Source: an optimization exercise on an open RTL-to-GDS flow (aim: small area and a short achievable clock period). Production flows keep margins and buffers that such runs may drop.
At most, simulation tests tie the RTL to the original design; equivalence was not proved.
The series may have gaps, and a smaller design here may also do less where the tests do not look.
Only the layout flow was run in runs 1 and 4; the RTL was not checked for function there.

## flow/design.v in outline (module list and top-level ports)
// module iir_sec: 2534 lines
// module iir_cascaded_serial: 31 lines
module iir_cascaded_serial #(
    parameter DATA_WIDTH = 16,
    parameter COEFF_WIDTH = 16
) (
    input  wire                         clk,
    input  wire                         rst,
    input  wire signed [DATA_WIDTH-1:0] x_in,
    input  wire signed [COEFF_WIDTH-1:0] b0_1,
    input  wire signed [COEFF_WIDTH-1:0] b1_1,
    input  wire signed [COEFF_WIDTH-1:0] b2_1,
    input  wire signed [COEFF_WIDTH-1:0] a1_1,
    input  wire signed [COEFF_WIDTH-1:0] a2_1,
    input  wire signed [COEFF_WIDTH-1:0] b0_2,
    input  wire signed [COEFF_WIDTH-1:0] b1_2,
    input  wire signed [COEFF_WIDTH-1:0] b2_2,
    input  wire signed [COEFF_WIDTH-1:0] a1_2,
    input  wire signed [COEFF_WIDTH-1:0] a2_2,
    output wire signed [DATA_WIDTH-1:0] y_out
);
  // ...
==> flow/flow/run.sh <==
#!/bin/bash
# Own flow: the standard layout (standard.sh) with these changes:
#  - synthesis script flow/synth.tcl: the standard synthesis with Yosys's early
#    "abc -fast" skipped and the final ABC mapping done by flow/abc.script
#    (same registers, names and cell types; only combinational mapping differs);
#  - repair_timing aims for 10 ns of setup slack (SETUP_SLACK_MARGIN=10), so the
#    resizer works on the design's real critical paths, not only on 17 ns;
#  - resizing may change a cell's footprint (MATCH_CELL_FOOTPRINT=0);
#  - ports are buffered with buf_4 (BUFFER_PORTS_ARGS) instead of the default cell.
# The clock period and constraints are the standard flow's (constraint.sdc, config.mk).
# make's full output goes to orfs_make.log; ORFS keeps each step's log under orfs/logs.
set -euo pipefail
W=$(pwd)
export FLOW_ABC_SCRIPT=$W/flow/abc.script
bash standard.sh SYNTH_SCRIPT=$W/flow/synth.tcl SETUP_SLACK_MARGIN=10 MATCH_CELL_FOOTPRINT=0 "BUFFER_PORTS_ARGS=-buffer_cell sky130_fd_sc_hd__buf_4" finish > $W/orfs_make.log 2>&1
==> flow/flow/abc.script <==
&get -n
&st
&dch
&nf
&put
==> flow/flow/synth.tcl <==
# Standard synthesis (synth_recipe.tcl) with two changes that touch only
# combinational logic: Yosys's early "abc -fast" is skipped so extract_fa sees
# the RTL's full adders as written, and the final ABC mapping uses
# flow/abc.script (one delay-oriented mapping with structural choices) instead
# of ORFS's speed script, which rewrites the XOR-heavy Booth logic into
# larger AND/OR logic.
proc synth {args} { yosys synth -nofsm -noshare -noabc {*}$args }
proc abc {args} {
  set i [lsearch $args -script]
  if {$i >= 0} { lset args [expr {$i+1}] $::env(FLOW_ABC_SCRIPT) }
  yosys abc {*}$args
}
source $::env(SCRIPTS_DIR)/synth.tcl
# left out here: clear keep_hierarchy, flatten, clean up, hide names made inside functions, write 1_2_yosys.v
==> flow/standard.sh <==
#!/bin/bash
# synth_recipe.tcl (not shown) runs the flow's synth.tcl, then flattens the netlist and writes it again
# the make line also repeats each setting of config.mk as NAME=value (left out here)
make -C /OpenROAD-flow-scripts/flow DESIGN_CONFIG=/design/flow/config.mk WORK_HOME=/design/flow/orfs CLKGATE_MAP_FILE= SYNTH_SCRIPT=/design/flow/synth_recipe.tcl "${@:-finish}"
==> flow/config.mk <==
export PLATFORM = sky130hd
export DESIGN_NAME = iir_cascaded_serial
export DESIGN_NICKNAME = iir_cascaded_serial
export VERILOG_FILES = /design/flow/design.v
export SDC_FILE = /design/flow/constraint.sdc
export NUM_CORES = 4
export LEC_CHECK = 0
export CAP_MARGIN = 20
export CORE_MARGIN = 2
export CORE_UTILIZATION = 65
export CTS_BUF_LIST = sky130_fd_sc_hd__clkbuf_4 sky130_fd_sc_hd__clkbuf_8
export SLEW_MARGIN = 20
export TNS_END_PERCENT = 10
==> flow/constraint.sdc <==
create_clock -name core_clock -period 17.0 [get_ports {clk}]
set_input_delay 3.4000 -clock core_clock [delete_from_list [all_inputs] [get_ports {clk}]]
set_output_delay 3.4000 -clock core_clock [all_outputs]
set_load 0.01 [all_outputs]
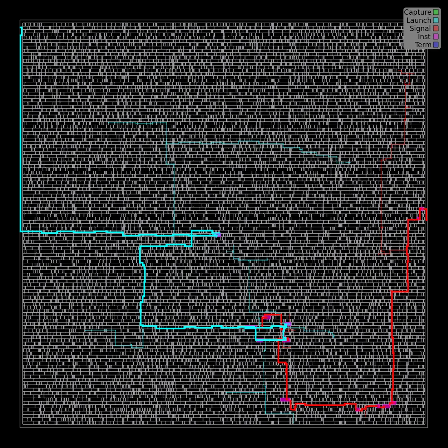
*Path with the least slack, run 1*
final core occ: 74.8%
non-filler cells, final: 8588

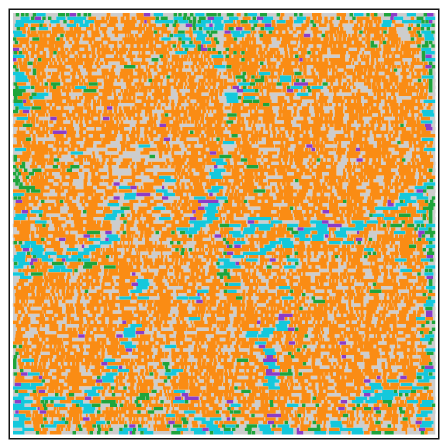
*Cells colored by class, run 1*
Fill, decap, tap and diode cells in gray.
clock drivers and dummy loads -> purple  # cells 148, share of their area 2.4%
all other logic -> orange  # cells 6019, share of their area 80%
flip-flops -> cyan  # cells 388, share of their area 11%
other buffers and delay cells -> green  # cells 533, share of their area 6.0%
Core ar.: 0.110 mm²
Final Cell Area: 0.0825 mm²
row count: 122
Seq area share: 11.2%

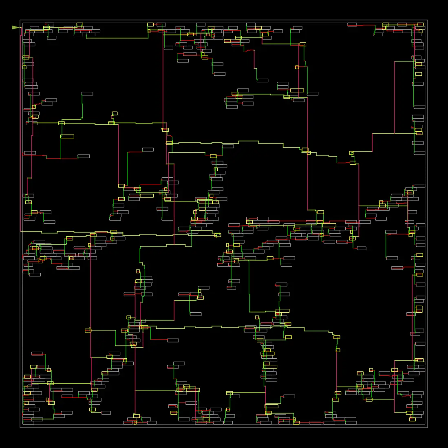
*Clock nets, run 1*
Clk Latency, worst-skew pair: 0.83 ns
Layout clock buffers: 116
Num CTS Buffers: 80
num sequential: 388

==> flow_summary.toml, run 1 <==
[outcome]
status = "finished clean"

[global_route]
met1_usage_pct = 59.1
grt_max_degree = 151
grt_busiest_layer = "met2"
first_global_vias = 65400
grt_pass1_wl_um = 414000
grt_overflow = 0
antenna_found_initial = 11
met3_usage_pct = 15.3
grt_use_total_pct = 49.6
grtUsageMet2_pct = 74.0

[setup_path]
max_stage_delay_ns = 0.42
r2r_slack_ns = 10.03
end_kind = "primary output"
start_kind = "flop"
crit_type = "flop to primary output"
critical_path_peak_fanout = 17
crit_path_cell_trace = "ha_2 -> nand2_1 -> nor2_1 -> a21oi_4 -> o31ai_4 -> a21oi_2 -> o31ai_1 -> xnor2_2 -> buf_6 -> clkinv_1 -> buf_4"
critPathRequiredTime_ns = 13.60
cp_slowest_cell = "ha_2"
cpLargestDelayFamily = "compound AO/OA/AOI/OAI gates"
cp.arrival_ns = 3.64
rr_worst_depth = 20
crit_cells = 11
crit_buf_inv = 3

[cts]
clock_path_buffers = 3
post-cts-setup-buffers = 37
ctsHoldBuffers = 0
clkSinkCount = 388
path_clk_slew_ns = 0.06
cts_root_buf = "clkbuf_8"
cts_resized = 163
cts_tree = "done"
cts_max_level = 3

[synth]
synth_seq_area_share_pct = 12.8
yosys_warnings = 1
synthesis.nets = 8258
synth-main-ff-cell = "dfrtp_1"
synth_edf_count = 0
syn_avg_cell_area_um2 = 11.2
synth-async-reset-ratio_pct = 75.3
ys_types = 40
postSynthCellCount = 6420
syn_area_mm2 = 0.0721
synth_seq_cells = 388

[timing]
fin_setup_tns_ns = 0
tightest_slew_ns = 1.06
finalWorstPathRequiredPeriod_ns = 7.04
rsz0062_at_grt = "yes"
slew_violations = 0
fmax_mhz = 142
hold_slack_ns = 0.770
setup-violations-final = 0
slew_headroom_pct = 29.2
hold_violations = 0
setup_slack_ns = 9.96
fin_skew_ns = 0.0534
post-route-period-util_pct = 41.4

[cells_and_area]
layout-drive-gt1-share_pct = 14.3
final_nets = 8860
layout_commonest_cell = "xnor2_1"
n_fill_cell = 7808
final_cell_mix = "xnor2_1 (1576), fa_1 (1430), o22ai_1 (754), a22oi_1 (705), buf_4 (441)"
area_growth_pct = 14.5

[detailed_routing]
met1Wirelength_um = 87000
drt_wl_total_um = 279000
drt_iter0_markers = 9101
dr.pass1.iters = 9
drc_errors = 0
ant_nets = 0
wire_per_inst_um = 32.5
vias = 62500
dr_wl_met2_um = 123000
top_layer = "met5"
vias_per_cell = 7.27
dr_wl_met3_um = 37800

[placed_design]
dp_hpwl_um = 185000
place_congestion = 0.994
portBuffers = 193
pre_cts_slack_ns = 8.22

[die]
die_w_um = 337
fp.dieH_um = 337
ios = 194
initial_utilization_pct = 65.3
die_area_mm2 = 0.114

[min_path]
hold_depth = 2
hold_class = "flop to flop"

[flow_run]
maxCapViolCount = 0
==> run 1: synthesized netlist by cell type (all sizes together) (2+ instances only) <==
library cell | count | area share, %
a221o | 2 | 0.028
fa | 1502 | 42
buf | 16 | 0.17
nor4 | 3 | 0.026
xnor2 | 1636 | 20
xnor3 | 8 | 0.25
nand3 | 7 | 0.049
nand2 | 168 | 0.87
nor3 | 7 | 0.049
xor2 | 118 | 1.4
nand4 | 18 | 0.16
o31ai | 4 | 0.042
o21a | 8 | 0.083
a21o | 28 | 0.29
a21boi | 4 | 0.042
o211ai | 7 | 0.073
mux2 | 4 | 0.062
a21oi | 175 | 1.2
a31o | 2 | 0.024
a2111oi | 2 | 0.024
o41ai | 4 | 0.049
o21bai | 4 | 0.042
o21ai | 127 | 0.88
o22ai | 754 | 6.5
a41oi | 2 | 0.024
dfxtp | 96 | 2.7
a31oi | 26 | 0.23
nor2 | 119 | 0.62
a22oi | 706 | 7.4
ha | 158 | 2.7
clkinv | 397 | 2.1
dfrtp | 292 | 10
nor2b | 5 | 0.043
a211oi | 5 | 0.052
==> run 1: worst min-delay path: cells and delay by family, from the launching register on <==
family	cells	cell delay (ns)
adder cells (fa/ha/maj)	2	0.39
flip-flops	1	0.34
==> run 1: final cells by class <==
class	instances	area, µm²	area share [%]
multi-input combinational	5621	63000	76.4
sequential	388	9270	11.2
timing repair buffer	533	4840	5.86
tap	1488	1860	2.26
inverter	397	1570	1.90
clock buffer	116	1480	1.80
clock inverter	32	443	0.537
antenna	12	30.0	0.0364
timing repair inverter	1	5.00	0.00606
==> run 1: cells by family (layout without fill, tap and decap cells) <==
family	after synthesis	after routing	share of synthesized area [%]
compound gates	1864	1864	17.0
xor+xnor	1762	1762	21.6
fa+ha+maj	1660	1660	44.5
buf+inv	413	1079	2.23
flops	388	388	12.8
simple gates	329	331	1.83
mux	4	4	0.0625
other cells	0	12	0
==> run 1: stage by stage <==
| stage | cells | instance area (µm²) |
|---|---|---|
| after detailed placement | 8319 | 78300 |
| after CTS | 8511 | 81300 |
| final | 8588 | 82500 |
| after global placement | 8319 | 78300 |
| after floorplan | 6420 | 72700 |
| after global routing | 8584 | 82500 |
### Clock distribution, run 1

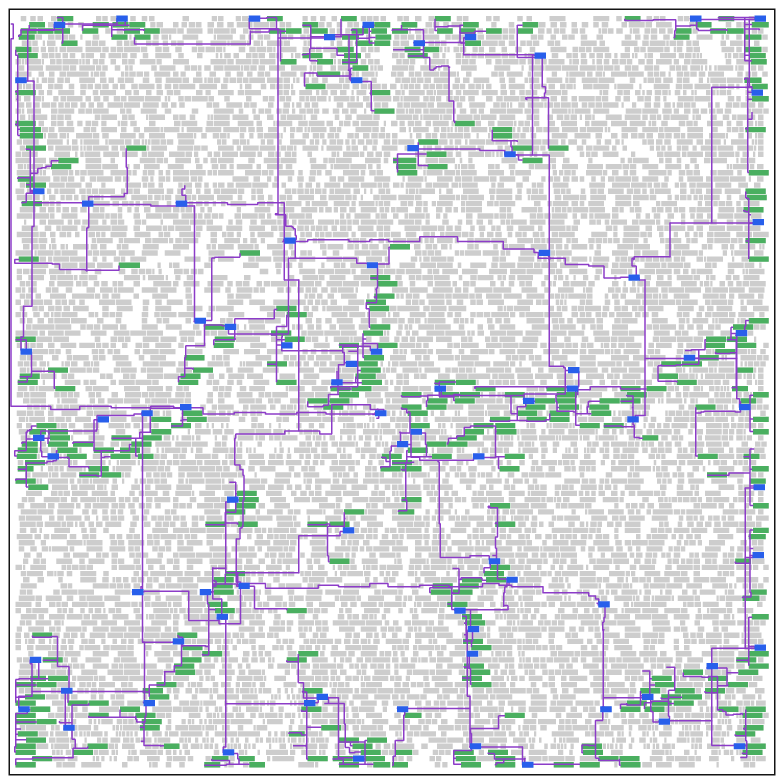

==> run 2, diff against run 1 <==
--- a/flow/design.v
+++ b/flow/design.v
@@ -2525,10 +2525,9 @@
     if (rst) begin
-      X <= 16'd0; Tc <= 32'd0; Ts <= 32'd0; Wc <= 32'd0; Ws <= 32'd0; Tx <= 1'b0; Wx <= 1'b0;
+      X <= 16'd0; B2 <= 16'd0; A1 <= 16'd0; A2 <= 16'd0;
+      Tc <= 32'd0; Ts <= 32'd0; Wc <= 32'd0; Ws <= 32'd0; Tx <= 1'b0; Wx <= 1'b0;
     end else begin
-      X <= u; Tc <= tn_a; Ts <= tn_b; Wc <= sn_a; Ws <= sn_b; Tx <= tn_x; Wx <= sn_x;
+      X <= u; B2 <= b2; A1 <= a1; A2 <= a2;
+      Tc <= tn_a; Ts <= tn_b; Wc <= sn_a; Ws <= sn_b; Tx <= tn_x; Wx <= sn_x;
     end
   end
-  always @(posedge clk) begin
-    B2 <= b2; A1 <= a1; A2 <= a2;
-  end
 endmodule
--- a/flow/config.mk
+++ b/flow/config.mk
@@ -10,4 +10,2 @@
 export CORE_UTILIZATION = 65
-export CTS_BUF_LIST = sky130_fd_sc_hd__clkbuf_4 sky130_fd_sc_hd__clkbuf_8
 export SLEW_MARGIN = 20
-export TNS_END_PERCENT = 10
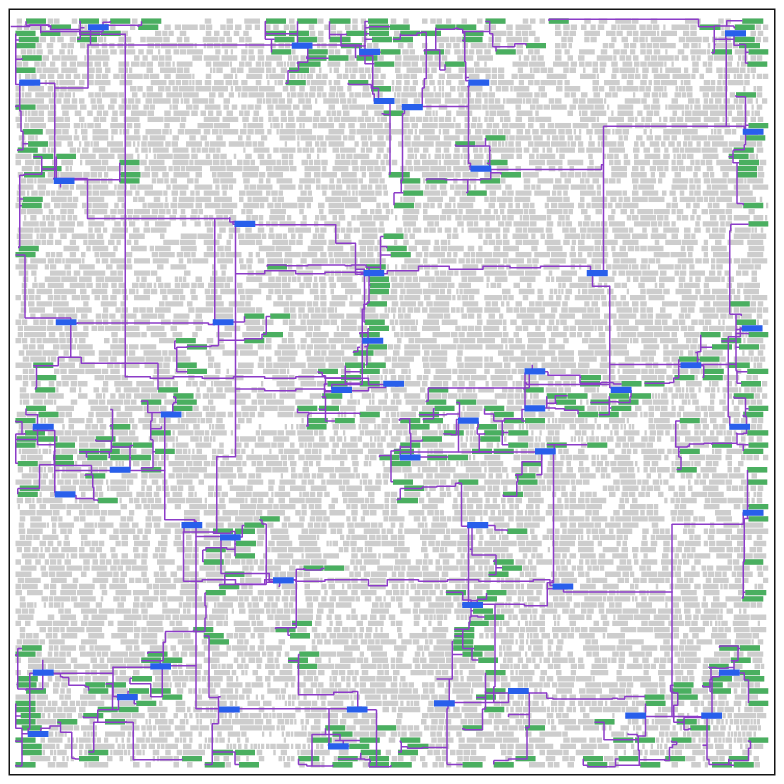
*Clock distribution, run 2*
flip-flops -> green  # count 388
clock wires -> purple  # length 7400 µm
cells driving clock nets -> blue  # count 51
routed clock nets = 52
Clk Latency, worst-skew pair: 0.73 ns
Setup Skew: 0.0375 ns

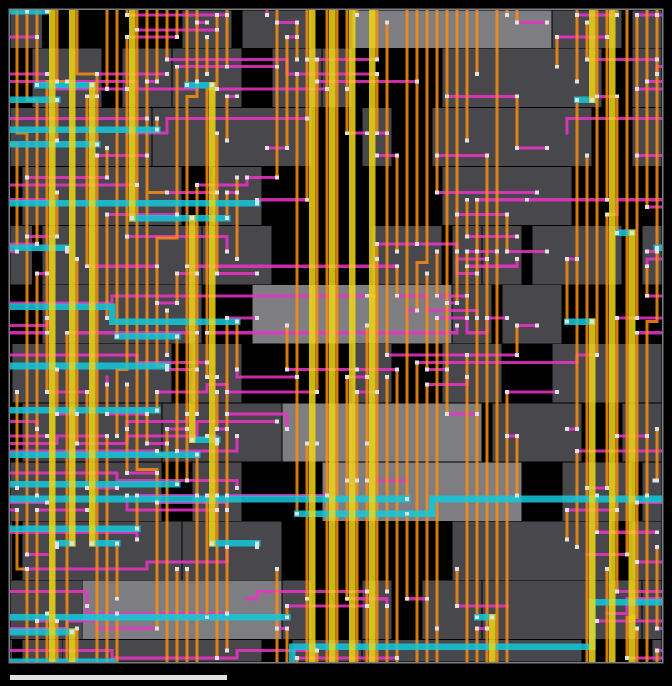
*A small window of the routed layout, run 2*
Scale bar: 10 µm. Region (154, 222) to (184, 252) µm. Cells in gray, sequential cells in the stronger gray; small squares are vias.
met2 -> orange
met1 -> magenta
met4 -> yellow
met3 -> cyan
most frequent = fa_1 (13), xnor2_1 (11), o22ai_1 (8)
cells with their middle in the window = 54
sequential cells in the window = 5

==> run 2 against run 1 <==
  * Still clean on timing, DRC and antenna
  * Fmax grew 0.23%
  * Critical path depth is the same
  * Synthesized cell count unchanged
  * Final cell count decreased by 0.84%
  * Non-clock buffer count is 11 lower
  * Sequential share of layout area increased by 0.48 points
==> flow_summary.toml, run 2 <==
[outcome]
status = "finished clean"

[synth]
synth_xor_area_share_pct = 21.4
syn_avg_cell_area_um2 = 11.3
synth.most_common_cell = "xnor2_1"
synth-async-reset-ratio_pct = 100
synth_seq_area_share_pct = 13.4
syn_area_mm2 = 0.0726
synth_top_area_cell = "fa_1"
synth_top_family_by_area = "adder cells"
ys_top_cells_by_count = "xnor2_1 (1636), fa_1 (1502), o22ai_1 (754)"
yosysTopAreaCellShare_pct = 41.4
ys_top_cells_by_area = "fa_1 (41%), xnor2_1 (20%), dfrtp_1 (13%), a22oi_1 (7.3%), o22ai_1 (6.5%)"
postSynthCellCount = 6420
synthMuxAreaShare_pct = 0.0621
synth-main-ff-cell = "dfrtp_1"
ys_types = 39
synthesis.nets = 8258

[global_route]
antenna_found_initial = 4
grt_use_total_pct = 49.1
grt_pass1_wl_um = 420000
grt_overflow = 0
grt_max_degree = 64

[die]
die_w_um = 338
die_area_mm2 = 0.114
coreArea_mm2 = 0.111
ios = 194
fp.dieH_um = 338

[setup_path]
critPathRequiredTime_ns = 17.58
crit_cells = 11
rr_worst_depth = 17
crit_type = "input pin to flop"
critical_path_peak_fanout = 39
max_stage_delay_ns = 0.76
crit_path_cell_trace = "buf_6 -> a21oi_1 -> nor2_2 -> a22oi_1 -> xnor2_1 -> fa_1 -> fa_1 -> xnor2_1 -> xnor2_1 -> xnor3_1 -> xnor2_1"
cp_slowest_cell = "nor2_2"

[min_path]
hold_class = "flop to flop"
hold_depth = 2

[placed_design]
pre_cts_slack_ns = 8.36
portBuffers = 193
dp_hpwl_um = 186000
place_congestion = 0.990

[timing]
fmax_mhz = 142
finalWorstPathRequiredPeriod_ns = 7.02
fin_setup_tns_ns = 0
tightest_slew_ns = 1.05
hold_violations = 0
setup_slack_ns = 9.98

[cts]
cts_root_buf = "clkbuf_16"
cts_max_level = 2
clkSinkCount = 388
path_clk_slew_ns = 0.06
clock_path_buffers = 3

[detailed_routing]
drt_iter0_markers = 9078
drc_errors = 0
vias = 62400
vias_per_cell = 7.33

[cells_and_area]
area_growth_pct = 14.6
final_nets = 8822
final_cell_mix = "xnor2_1 (1575), fa_1 (1345), o22ai_1 (754), a22oi_1 (684), buf_4 (438)"
layout_commonest_cell = "xnor2_1"
layout-drive-gt1-share_pct = 15.2

[flow_run]
maxCapViolCount = 0
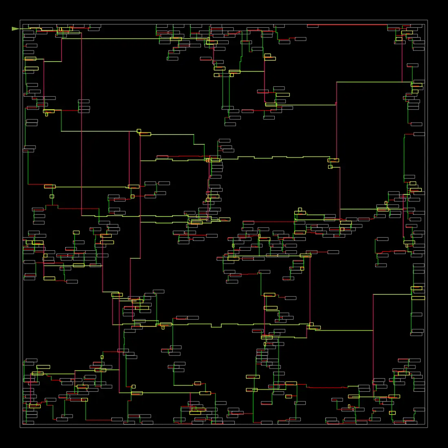
*Clock nets, run 2*
Layout clock buffers: 67
Num CTS Buffers: 51

run 2: cell count changes in the layout (fill, tap and decap cells not counted), moves of 18 or more:
cell,before,now
fa_1,1430,1345
dfrtp_2,2,21
a22oi_2,1,22
dfxtp_1,74,0
clkbuf_16,11,56
fa_2,72,157
clkbuf_4,18,0
a22oi_1,705,684
clkbuf_8,105,16
dfxtp_2,22,0
dfrtp_1,287,366
run 2: stage by stage:
| step | hold WS (ns) | area (µm²) | std cells |
|---|---|---|---|
| global route | 0.779 | 83200 | 8515 |
| global placement | 0.732 | 79300 | 8315 |
| floorplan | 0.693 | 73800 | 6420 |
| finish | 0.750 | 83200 | 8516 |
| CTS | 0.757 | 82200 | 8468 |
| detailed placement | 0.741 | 79300 | 8315 |
run 2: cells by family after synthesis:
logic type               Yosys count
AND/OR/NAND/NOR                  329
XOR/XNOR                        1762
adder cells (fa/ha/maj)         1660
AO/OA/AOI/OAI                   1864
buffers and inverters            413
multiplexers                       4
flip-flops                       388
run 2: tightest hold or removal path: stages, from the launching register on:
cell     delay, ns
dfrtp_1       0.35
fa_1          0.20
fa_1          0.16
run 2: cell type report:
type | instances | area (µm²) | share of cell area [%]
Inverter | 397 | 1570 | 1.89
Multi-Input combinational cell | 5624 | 63500 | 76.4
Timing Repair Buffer | 522 | 4600 | 5.54
Sequential cell | 388 | 9740 | 11.7
Tap cell | 1488 | 1860 | 2.24
Clock buffer | 67 | 1440 | 1.73
Clock inverter | 28 | 408 | 0.491
Antenna cell | 2 | 5.00 | 0.00602
run 2: layer usage:
layer | GRT usage, % | routed length, µm
met5 | 0.0417 | 27
met4 | 39.0 | 29000
met3 | 15.1 | 38000
met2 | 73.7 | 125000
met1 | 59.1 | 88500
run 2: repair_timing:
action | in CTS | in global routing
cloned | 6 | 4
endpoints found under the setup margin | 177 | 95
resized for setup | 133 | 137
pin swaps | 20 | 20
buffers inserted | 52 | 42
### Cells colored by class, run 2

Fill, decap, tap and diode cells in gray.
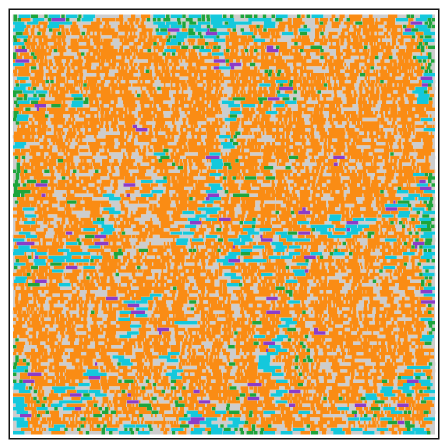

==> run 3, diff against run 2 <==
--- a/flow/config.mk
+++ b/flow/config.mk
@@ -10,2 +10,3 @@
 export CORE_UTILIZATION = 65
+export PLACE_DENSITY = 0.75
 export SLEW_MARGIN = 20
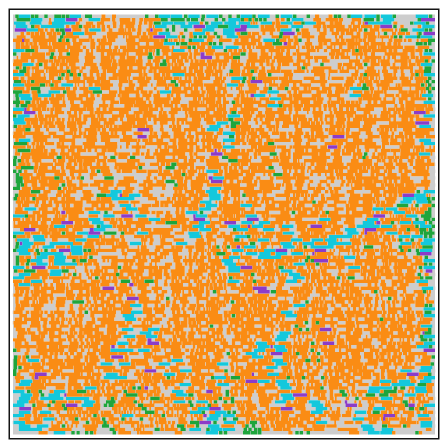
*Cells colored by class, run 3*
Fill, decap, tap and diode cells in gray.
other buffers and delay cells -> green  # cells 515, share of their area 5.6%
all other logic -> orange  # cells 6021, share of their area 80%
clock drivers and dummy loads -> purple  # cells 97, share of their area 2.2%
flip-flops -> cyan  # cells 388, share of their area 12%
final core occ: 75.0%
Core ar.: 0.111 mm²

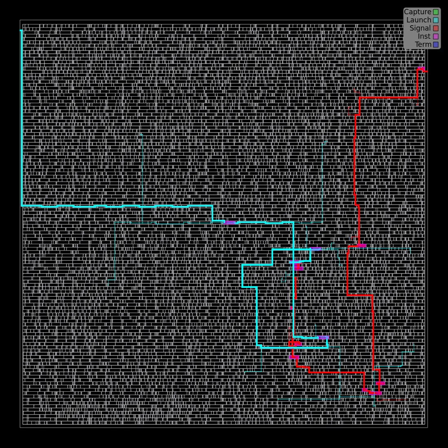
*Path with the least slack, run 3*
Fin Setup TNS: 0 ns
minimum clock period: 6.96 ns
non-filler cells, final: 8513
Worst Setup Slack, final: 10.04 ns

==> run 3 against run 2 <==
  * Synthesized area did not move
  * Via count increased by 0.21%
  * Flip-flop and latch count stayed put
  * Global-route usage is 0.30 points lower
  * Synthesized cell count is the same
  * Cell area fell by 0.13%
  * Largest cell class unchanged
  * Core utilization is 0.098 points lower
  * Setup slack better by 0.066 ns
  * Die area unchanged
==> flow_summary.toml, run 3 <==
[placed_design]
dp_hpwl_um = 185000
placed_area_mm2 = 0.0794
place_congestion = 0.970
portBuffers = 193
pre_cts_slack_ns = 8.40

[synth]
synth_edf_count = 0
ys_top_cells_by_count = "xnor2_1 (1636), fa_1 (1502), o22ai_1 (754)"
synth_top_area_cell = "fa_1"
synth_seq_area_share_pct = 13.4
ys_types = 39
synth_seq_cells = 388
synth-main-ff-cell = "dfrtp_1"
synth.most_common_cell = "xnor2_1"
synthesis.nets = 8258
syn_avg_cell_area_um2 = 11.3
synth-async-reset-ratio_pct = 100
yosysTopAreaCellShare_pct = 41.4
ys_top_cells_by_area = "fa_1 (41%), xnor2_1 (20%), dfrtp_1 (13%), a22oi_1 (7.3%), o22ai_1 (6.5%)"
postSynthCellCount = 6420
syn_area_mm2 = 0.0726
yosys_warnings = 1

[cts]
cts_max_level = 2
cts_root_buf = "clkbuf_16"
cts_tree = "done"
clock_path_buffers = 3
clkSinkCount = 388
path_clk_slew_ns = 0.06

[global_route]
grt_use_total_pct = 48.8
grt_pass1_wl_um = 418000
antenna_found_initial = 4
first_global_vias = 66200
grt_max_degree = 72
grt_overflow = 0

[die]
die_area_mm2 = 0.114
ios = 194
die_w_um = 338
rows = 122
initial_utilization_pct = 65.6
fp.dieH_um = 338

[timing]
slew_violations = 0
setup-violations-final = 0
tightest_slew_ns = 1.08
hold_violations = 0
slew_headroom_pct = 27.8
post-route-period-util_pct = 40.9
fmax_mhz = 144
rsz0062_at_grt = "yes"
hold_slack_ns = 0.736

[detailed_routing]
ant_nets = 0
vias_per_cell = 7.34
drc_errors = 0
drt_iter0_markers = 9227
dr.pass1.iters = 8
drt_wl_total_um = 279000
wire_per_inst_um = 32.8
vias = 62500

[setup_path]
max_stage_delay_ns = 0.45
cp_slowest_cell = "fa_2"
cp.arrival_ns = 3.56
end_kind = "primary output"
rr_worst_depth = 18
cpLargestDelayFamily = "compound AO/OA/AOI/OAI gates"
crit_buf_inv = 4
crit_type = "flop to primary output"
path_common_cell = "buf_12"
critical_path_peak_fanout = 7
start_kind = "flop"
critPathRequiredTime_ns = 13.60
crit_path_cell_trace = "ha_1 -> fa_2 -> nand3_1 -> nand2_2 -> a21oi_4 -> o31ai_4 -> a221o_2 -> xnor2_4 -> buf_12 -> buf_12 -> clkinv_1 -> buf_4"
r2r_slack_ns = 10.07
crit_cells = 12

[outcome]
status = "finished clean"

[min_path]
hold_depth = 2
hold_class = "flop to flop"

[cells_and_area]
area_growth_pct = 14.4
fin_area_mm2 = 0.0830
layout_commonest_cell = "xnor2_1"
layout-drive-gt1-share_pct = 15.0
final_cell_mix = "xnor2_1 (1575), fa_1 (1348), o22ai_1 (754), a22oi_1 (684), buf_4 (433)"
n_fill_cell = 7788
final_nets = 8816

[flow_run]
maxCapViolCount = 0
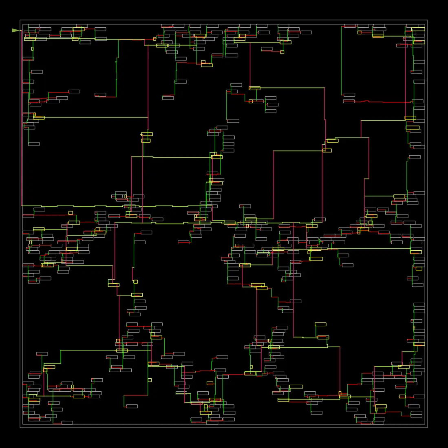
*Clock nets, run 3*
Clk Latency, worst-skew pair: 0.72 ns
Num CTS Buffers: 52
Setup Skew: 0.0298 ns
Layout clock buffers: 66

## run 3: cell counts after synthesis
No cell type changed its count.
## run 3: kinds of logic (layout without fill, tap and decap cells)
| logic type | after synthesis | in the layout | synth area share [%] |
|---|---|---|---|
| buf+inv | 413 | 1010 | 2.22 |
| compound gates | 1864 | 1864 | 16.9 |
| flops | 388 | 388 | 13.4 |
| xor+xnor | 1762 | 1762 | 21.4 |
| fa+ha+maj | 1660 | 1660 | 44.2 |
| simple gates | 329 | 333 | 1.82 |
| mux | 4 | 4 | 0.0621 |
| other cells | 0 | 4 | 0 |
## run 3: area by class of cell
class | instances | area (µm²) | area share (%)
Inverter | 397 | 1570 | 1.88
Clock buffer | 66 | 1430 | 1.72
Timing Repair inverter | 1 | 5.00 | 0.00603
Clock inverter | 31 | 358 | 0.431
Sequential cell | 388 | 9740 | 11.7
Antenna cell | 4 | 10.0 | 0.0121
Timing Repair Buffer | 515 | 4550 | 5.48
Multi-Input combinational cell | 5623 | 63500 | 76.5
Tap cell | 1488 | 1860 | 2.24
## run 3: through the flow
stage               instances  util (%)
floorplan                6420         -
CTS                      8460      74.2
global placement         8313      71.7
finish                   8513      75.0
detailed placement       8314      71.7
global route             8509      75.0
## run 3: repair_timing
item	CTS	global route
resized for setup	121	141
hold buffers	0	0
cloned	5	5
endpoints found under the setup margin	172	101
buffers inserted	44	44
pin swaps	13	16
## run 3: routing by layer
metal / track usage, % / vias up / wire, µm
li1: - / 23800 / -
met1: 59.5 / 31000 / 88600
met2: 73.0 / 5924 / 124000
met3: 13.8 / 1849 / 37300
met4: 39.6 / 6 / 29500
met5: 0.125 / - / 45
## run 3: worst min-delay path: stages, from the launching register on
cell     delay [ns]
dfrtp_1        0.34
fa_1           0.20
fa_1           0.17
### A small window of the routed layout, run 3

Scale bar: 10 µm. Region (154, 222) to (184, 252) µm. Cells in gray, sequential cells in the stronger gray; small squares are vias.
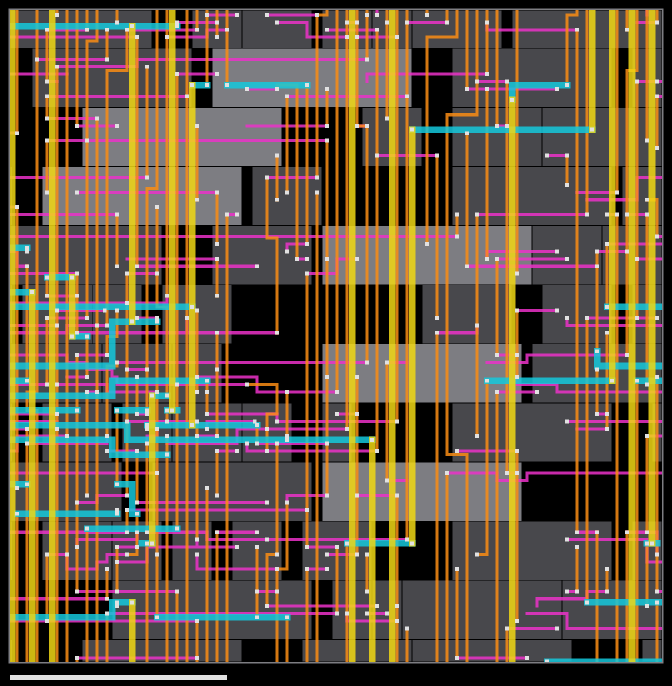

==> run 4: too many edits to list; what changed since run 3 <==
flow/design.v: 2564 -> 2705 lines; modules unchanged: 1
  iir_sec: edited, 2533 -> 2674 lines
==> flow/flow/run.sh (replaced) <==
#!/bin/bash
# Own flow: the standard layout (standard.sh) with the synthesis script
# replaced by flow/synth.tcl (same registers; different combinational mapping).
# make's full output goes to orfs_make.log; ORFS keeps each step's log under orfs/logs.
set -euo pipefail
W=$(pwd)
export FLOW_ABC_SCRIPT=$W/flow/abc.script
bash standard.sh SYNTH_SCRIPT=$W/flow/synth.tcl SETUP_SLACK_MARGIN=10 MATCH_CELL_FOOTPRINT=0 "BUFFER_PORTS_ARGS=-buffer_cell sky130_fd_sc_hd__buf_4" finish > $W/orfs_make.log 2>&1
--- a/flow/config.mk
+++ b/flow/config.mk
@@ -9,4 +9,3 @@
 export CORE_MARGIN = 2
 export CORE_UTILIZATION = 65
-export PLACE_DENSITY = 0.75
 export SLEW_MARGIN = 20
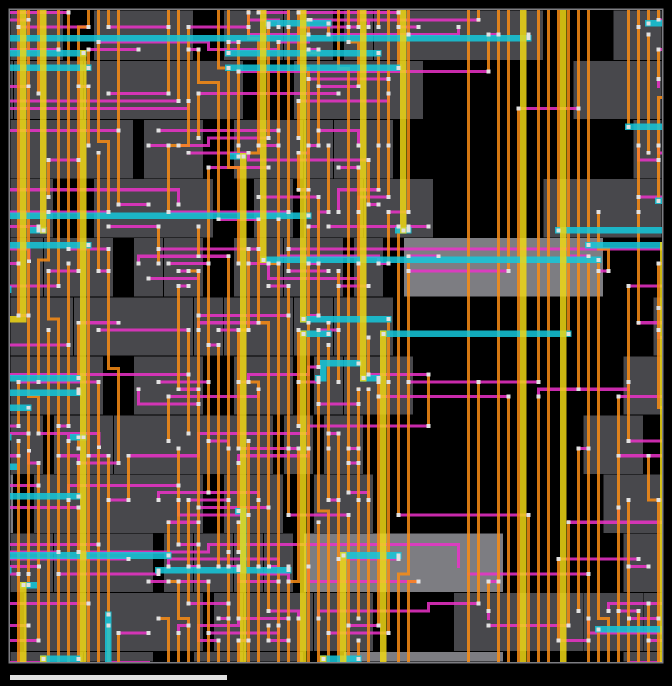
*A small window of the routed layout, run 4*
Scale bar: 10 µm. Region (159, 228) to (189, 258) µm. Cells in gray, sequential cells in the stronger gray; small squares are vias.
met4 -> yellow
met1 -> magenta
met3 -> cyan
met2 -> orange
cells with their middle in the window = 64
sequential cells in the window = 2
most frequent = nor2_1 (6), xor2_1 (5), a22oi_1 (5)

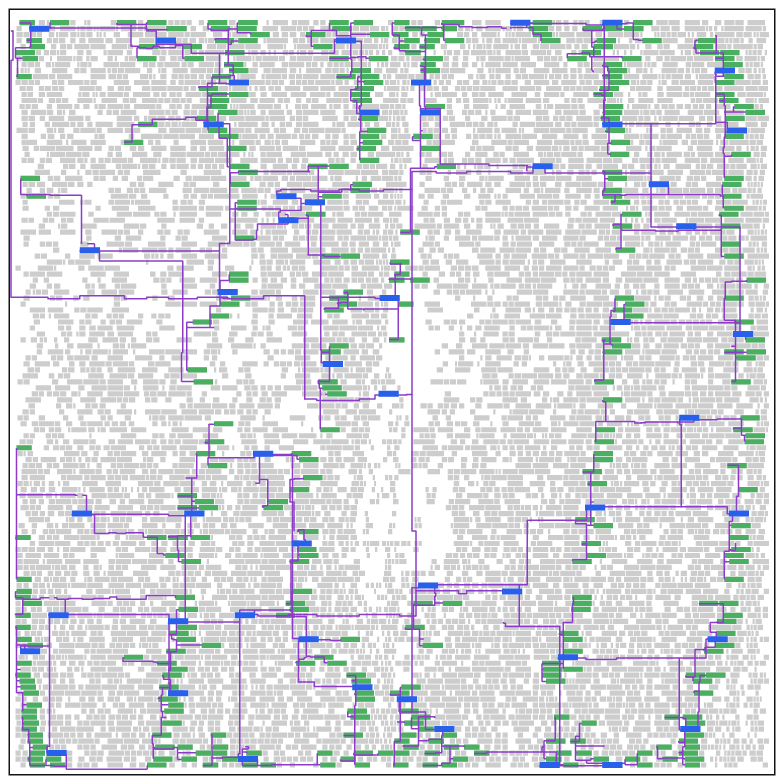
*Clock distribution, run 4*
cells driving clock nets -> blue  # count 51
flip-flops -> green  # count 388
clock wires -> purple  # length 6980 µm
routed clock nets = 52
flops lie = all over the die
Setup Skew: 0.0265 ns
Clk Latency, worst-skew pair: 0.68 ns

==> run 4 against run 3 <==
  * First-iteration DRC count decreased by 3.9%
  * Cell area rose by 4.1%
  * Clock skew fell by 0.0033 ns
  * Fmax fell by 1.8%
  * Final cell count increased by 5.9%
  * Register-to-register slack worse by 0.16 ns
  * Synthesized area grew 5.5%
  * Routed wire length is 4.5% higher
  * Largest cell class unchanged
==> flow_summary.toml, run 4 <==
[cts]
path_clk_slew_ns = 0.06
cts_tree = "done"
numCtsBuffers = 51
cts_root_buf = "clkbuf_16"
cts_max_level = 2
clock_path_buffers = 3
ctsHoldBuffers = 0
clkSinkCount = 388

[min_path]
hold_class = "flop to flop"
hold_depth = 2

[setup_path]
critical_path_peak_fanout = 34
critPathRequiredTime_ns = 17.54
start_kind = "flop"
cp.arrival_ns = 7.62
max_stage_delay_ns = 0.59
end_kind = "flop"
r2r_slack_ns = 9.91
cp_slowest_cell = "ha_1"
path_common_cell = "fa_1"
crit_path_cell_trace = "ha_1 -> nand4_1 -> nor2_1 -> o21a_1 -> o21ai_0 -> and3_1 -> or2_1 -> xor2_2 -> buf_4 -> a22oi_1 -> xnor2_1 -> fa_1 -> fa_1 -> fa_1 -> fa_1 -> fa_1 -> fa_1"
crit_type = "flop to flop"
rr_worst_depth = 17

[timing]
slew_headroom_pct = 22.7
hold_violations = 0
slew_violations = 0
rsz0062_at_grt = "yes"
tightest_slew_ns = 1.16
fin_setup_tns_ns = 0
finalWorstPathRequiredPeriod_ns = 7.09
setup-violations-final = 0
post-route-period-util_pct = 41.7
hold_slack_ns = 0.768
fmax_mhz = 141

[global_route]
grt_use_total_pct = 48.1
antenna_found_initial = 7
grt_pass1_wl_um = 435000
grt_max_degree = 66
grt_overflow = 0
first_global_vias = 72500

[synth]
synth_top_area_cell = "fa_1"
synth.most_common_cell = "fa_1"
synth-async-reset-ratio_pct = 75.3
synthesis.nets = 8769
yosysTopAreaCellShare_pct = 40.8
synth_seq_cells = 388
ys_top_cells_by_count = "fa_1 (1560), a22oi_1 (1334), xnor2_1 (1142)"
syn_area_mm2 = 0.0765
synth_seq_area_share_pct = 12.1
yosys_warnings = 1
syn_avg_cell_area_um2 = 11.1
postSynthCellCount = 6903
ys_types = 66
synth_edf_count = 0
ys_top_cells_by_area = "fa_1 (41%), a22oi_1 (13%), xnor2_1 (13%), dfrtp_1 (9.5%), xor2_1 (7.1%)"
synth-main-ff-cell = "dfrtp_1"

[outcome]
status = "finished clean"

[detailed_routing]
dr.pass1.iters = 7
drt_iter0_markers = 8863
drc_errors = 0
dr_wl_met3_um = 37800
top_layer = "met5"
vias_per_cell = 7.38
dr_wl_met2_um = 137000
ant_nets = 0
met1Wirelength_um = 85800

[cells_and_area]
final_nets = 9317
area_growth_pct = 13.0
final_cell_mix = "fa_1 (1473), a22oi_1 (1328), xnor2_1 (1124), xor2_1 (599), buf_4 (426)"
layout-drive-gt1-share_pct = 12.5
fin_area_mm2 = 0.0865
layout_commonest_cell = "fa_1"

[die]
initial_utilization_pct = 65.7
die_area_mm2 = 0.120
ios = 194
fp.dieH_um = 347
rows = 125
die_w_um = 347
coreArea_mm2 = 0.117

[placed_design]
portBuffers = 193
placed_area_mm2 = 0.0829
dp_hpwl_um = 198000
place_congestion = 1.01

[flow_run]
maxCapViolCount = 0
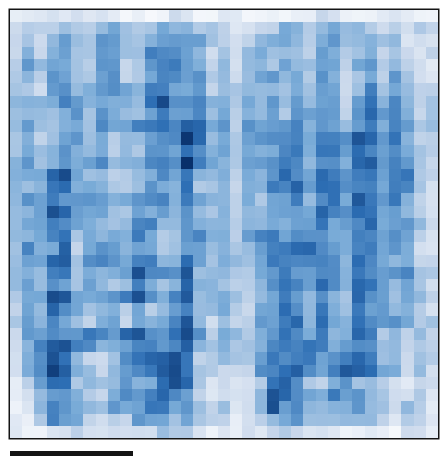
*Routed metal per tile, run 4*
Scale bar: 100 µm. The die is cut into 35 by 35 equal tiles; white is low, dark blue is high, scaled to the fullest tile. Values are wire area over tile area, all layers added.
fullest tile = 0.95
tiles over half the peak = 45%
mean over tiles = 0.45
Routed WL: 292000 µm
via count: 66500
WL/cell: 32.3 µm

==> run 4: changes by cell type after synthesis, moves of 29 or more <==
cell      delta
a221o_1     +29
xor2_1     +499
xnor2_1    -494
o22ai_1    -721
ha_1        -30
dfrtp_1     -96
nand2_1     +92
a22oi_1    +628
o21ai_0     +60
fa_1        +58
dfxtp_1     +96
a32oi_1     +60
nor3_1      +29
clkinv_1    +49
==> run 4: layout make-up <==
cell class / instances / area [µm²]
antenna: 1 / 2.50
clock buffer: 70 / 1590
clock inverter: 24 / 234
fill: 8122 / 30100
inverter: 446 / 1730
multi-input combinational: 6059 / 67400
sequential: 388 / 9240
tap: 1524 / 1910
timing repair buffer: 505 / 4410
==> run 4: critical path: cells and delay by family, from the launching register on <==
kind,cells,cell delay [ns]
AOI/OAI and AO/OA,3,0.68
xor gates and xnor gates,2,0.49
adders and majority gates,7,3.43
buffers and inverters,1,0.50
and+or+nand+nor,4,1.42
DFF,1,0.41
==> run 4: kinds of logic (layout without fill, tap and decap cells) <==
logic type	Yosys count	count (layout)	share of synthesized area [%]
AND/OR/NAND/NOR	593	597	3.60
adder cells (fa/ha/maj)	1688	1688	42.9
flip-flops	388	388	12.1
AO/OA/AOI/OAI	1995	1995	18.6
buffers and inverters	461	1045	2.33
multiplexers	12	12	0.168
other	0	1	0
XOR/XNOR	1766	1767	20.3
==> run 4: metrics by stage <==
step	util [%]	cells	worst slack, ns
floorplan	-	6903	9.72
global placement	71.2	8856	8.69
detailed placement	71.2	8856	8.64
CTS	73.3	8987	9.97
global route	74.2	9017	9.88
finish	74.2	9017	9.91
==> run 4: what timing repair did <==
action,in CTS,in global routing
gates cloned,4,8
gates resized for setup,89,178
buffers inserted,33,21
pin swaps,12,12
endpoints found under the setup margin,144,97
==> run 4: layer usage <==
metal,vias up,global-route usage (%)
met4,8,38.8
met2,6011,79.3
met5,-,0
met1,32500,51.3
met3,2426,14.4
li1,25600,-

## re-timing with driven ports
The results above use ideal ports. As a check the final layouts listed here were re-extracted and re-timed, cells and wires unchanged. Step 1 (the two cells are an assumption about what drives the block):
set clk [get_ports {clk}]
set_driving_cell -lib_cell sky130_fd_sc_hd__clkbuf_16 $clk
set_driving_cell -lib_cell sky130_fd_sc_hd__buf_2 [delete_from_list [all_inputs] $clk]
Step 2 adds t to the input delays and takes it off the output delays; t is the mean of the earliest and latest rising clock arrival at the registers after step 1. Input paths then give back, and output paths get back, about the clock's delay inside the block. Slacks: ideal ports / drivers / drivers and shift; pairs: ideal ports / drivers.
run	t (ns)	slack for setup (ns)	worst setup path after step 2
run 1	0.891	9.959 / 9.876 / 9.184	input to register
run 2	0.793	9.975 / 9.964 / 9.220	input to register
run 3	0.781	10.042 / 9.959 / 9.324	input to register
run 4	0.754	9.913 / 9.913 / 9.350	input to register
After both steps setup and hold are still met in every run listed. The setup slack of run 1, which loses most, moves by -0.083 ns with the drivers and by -0.775 ns with both steps.
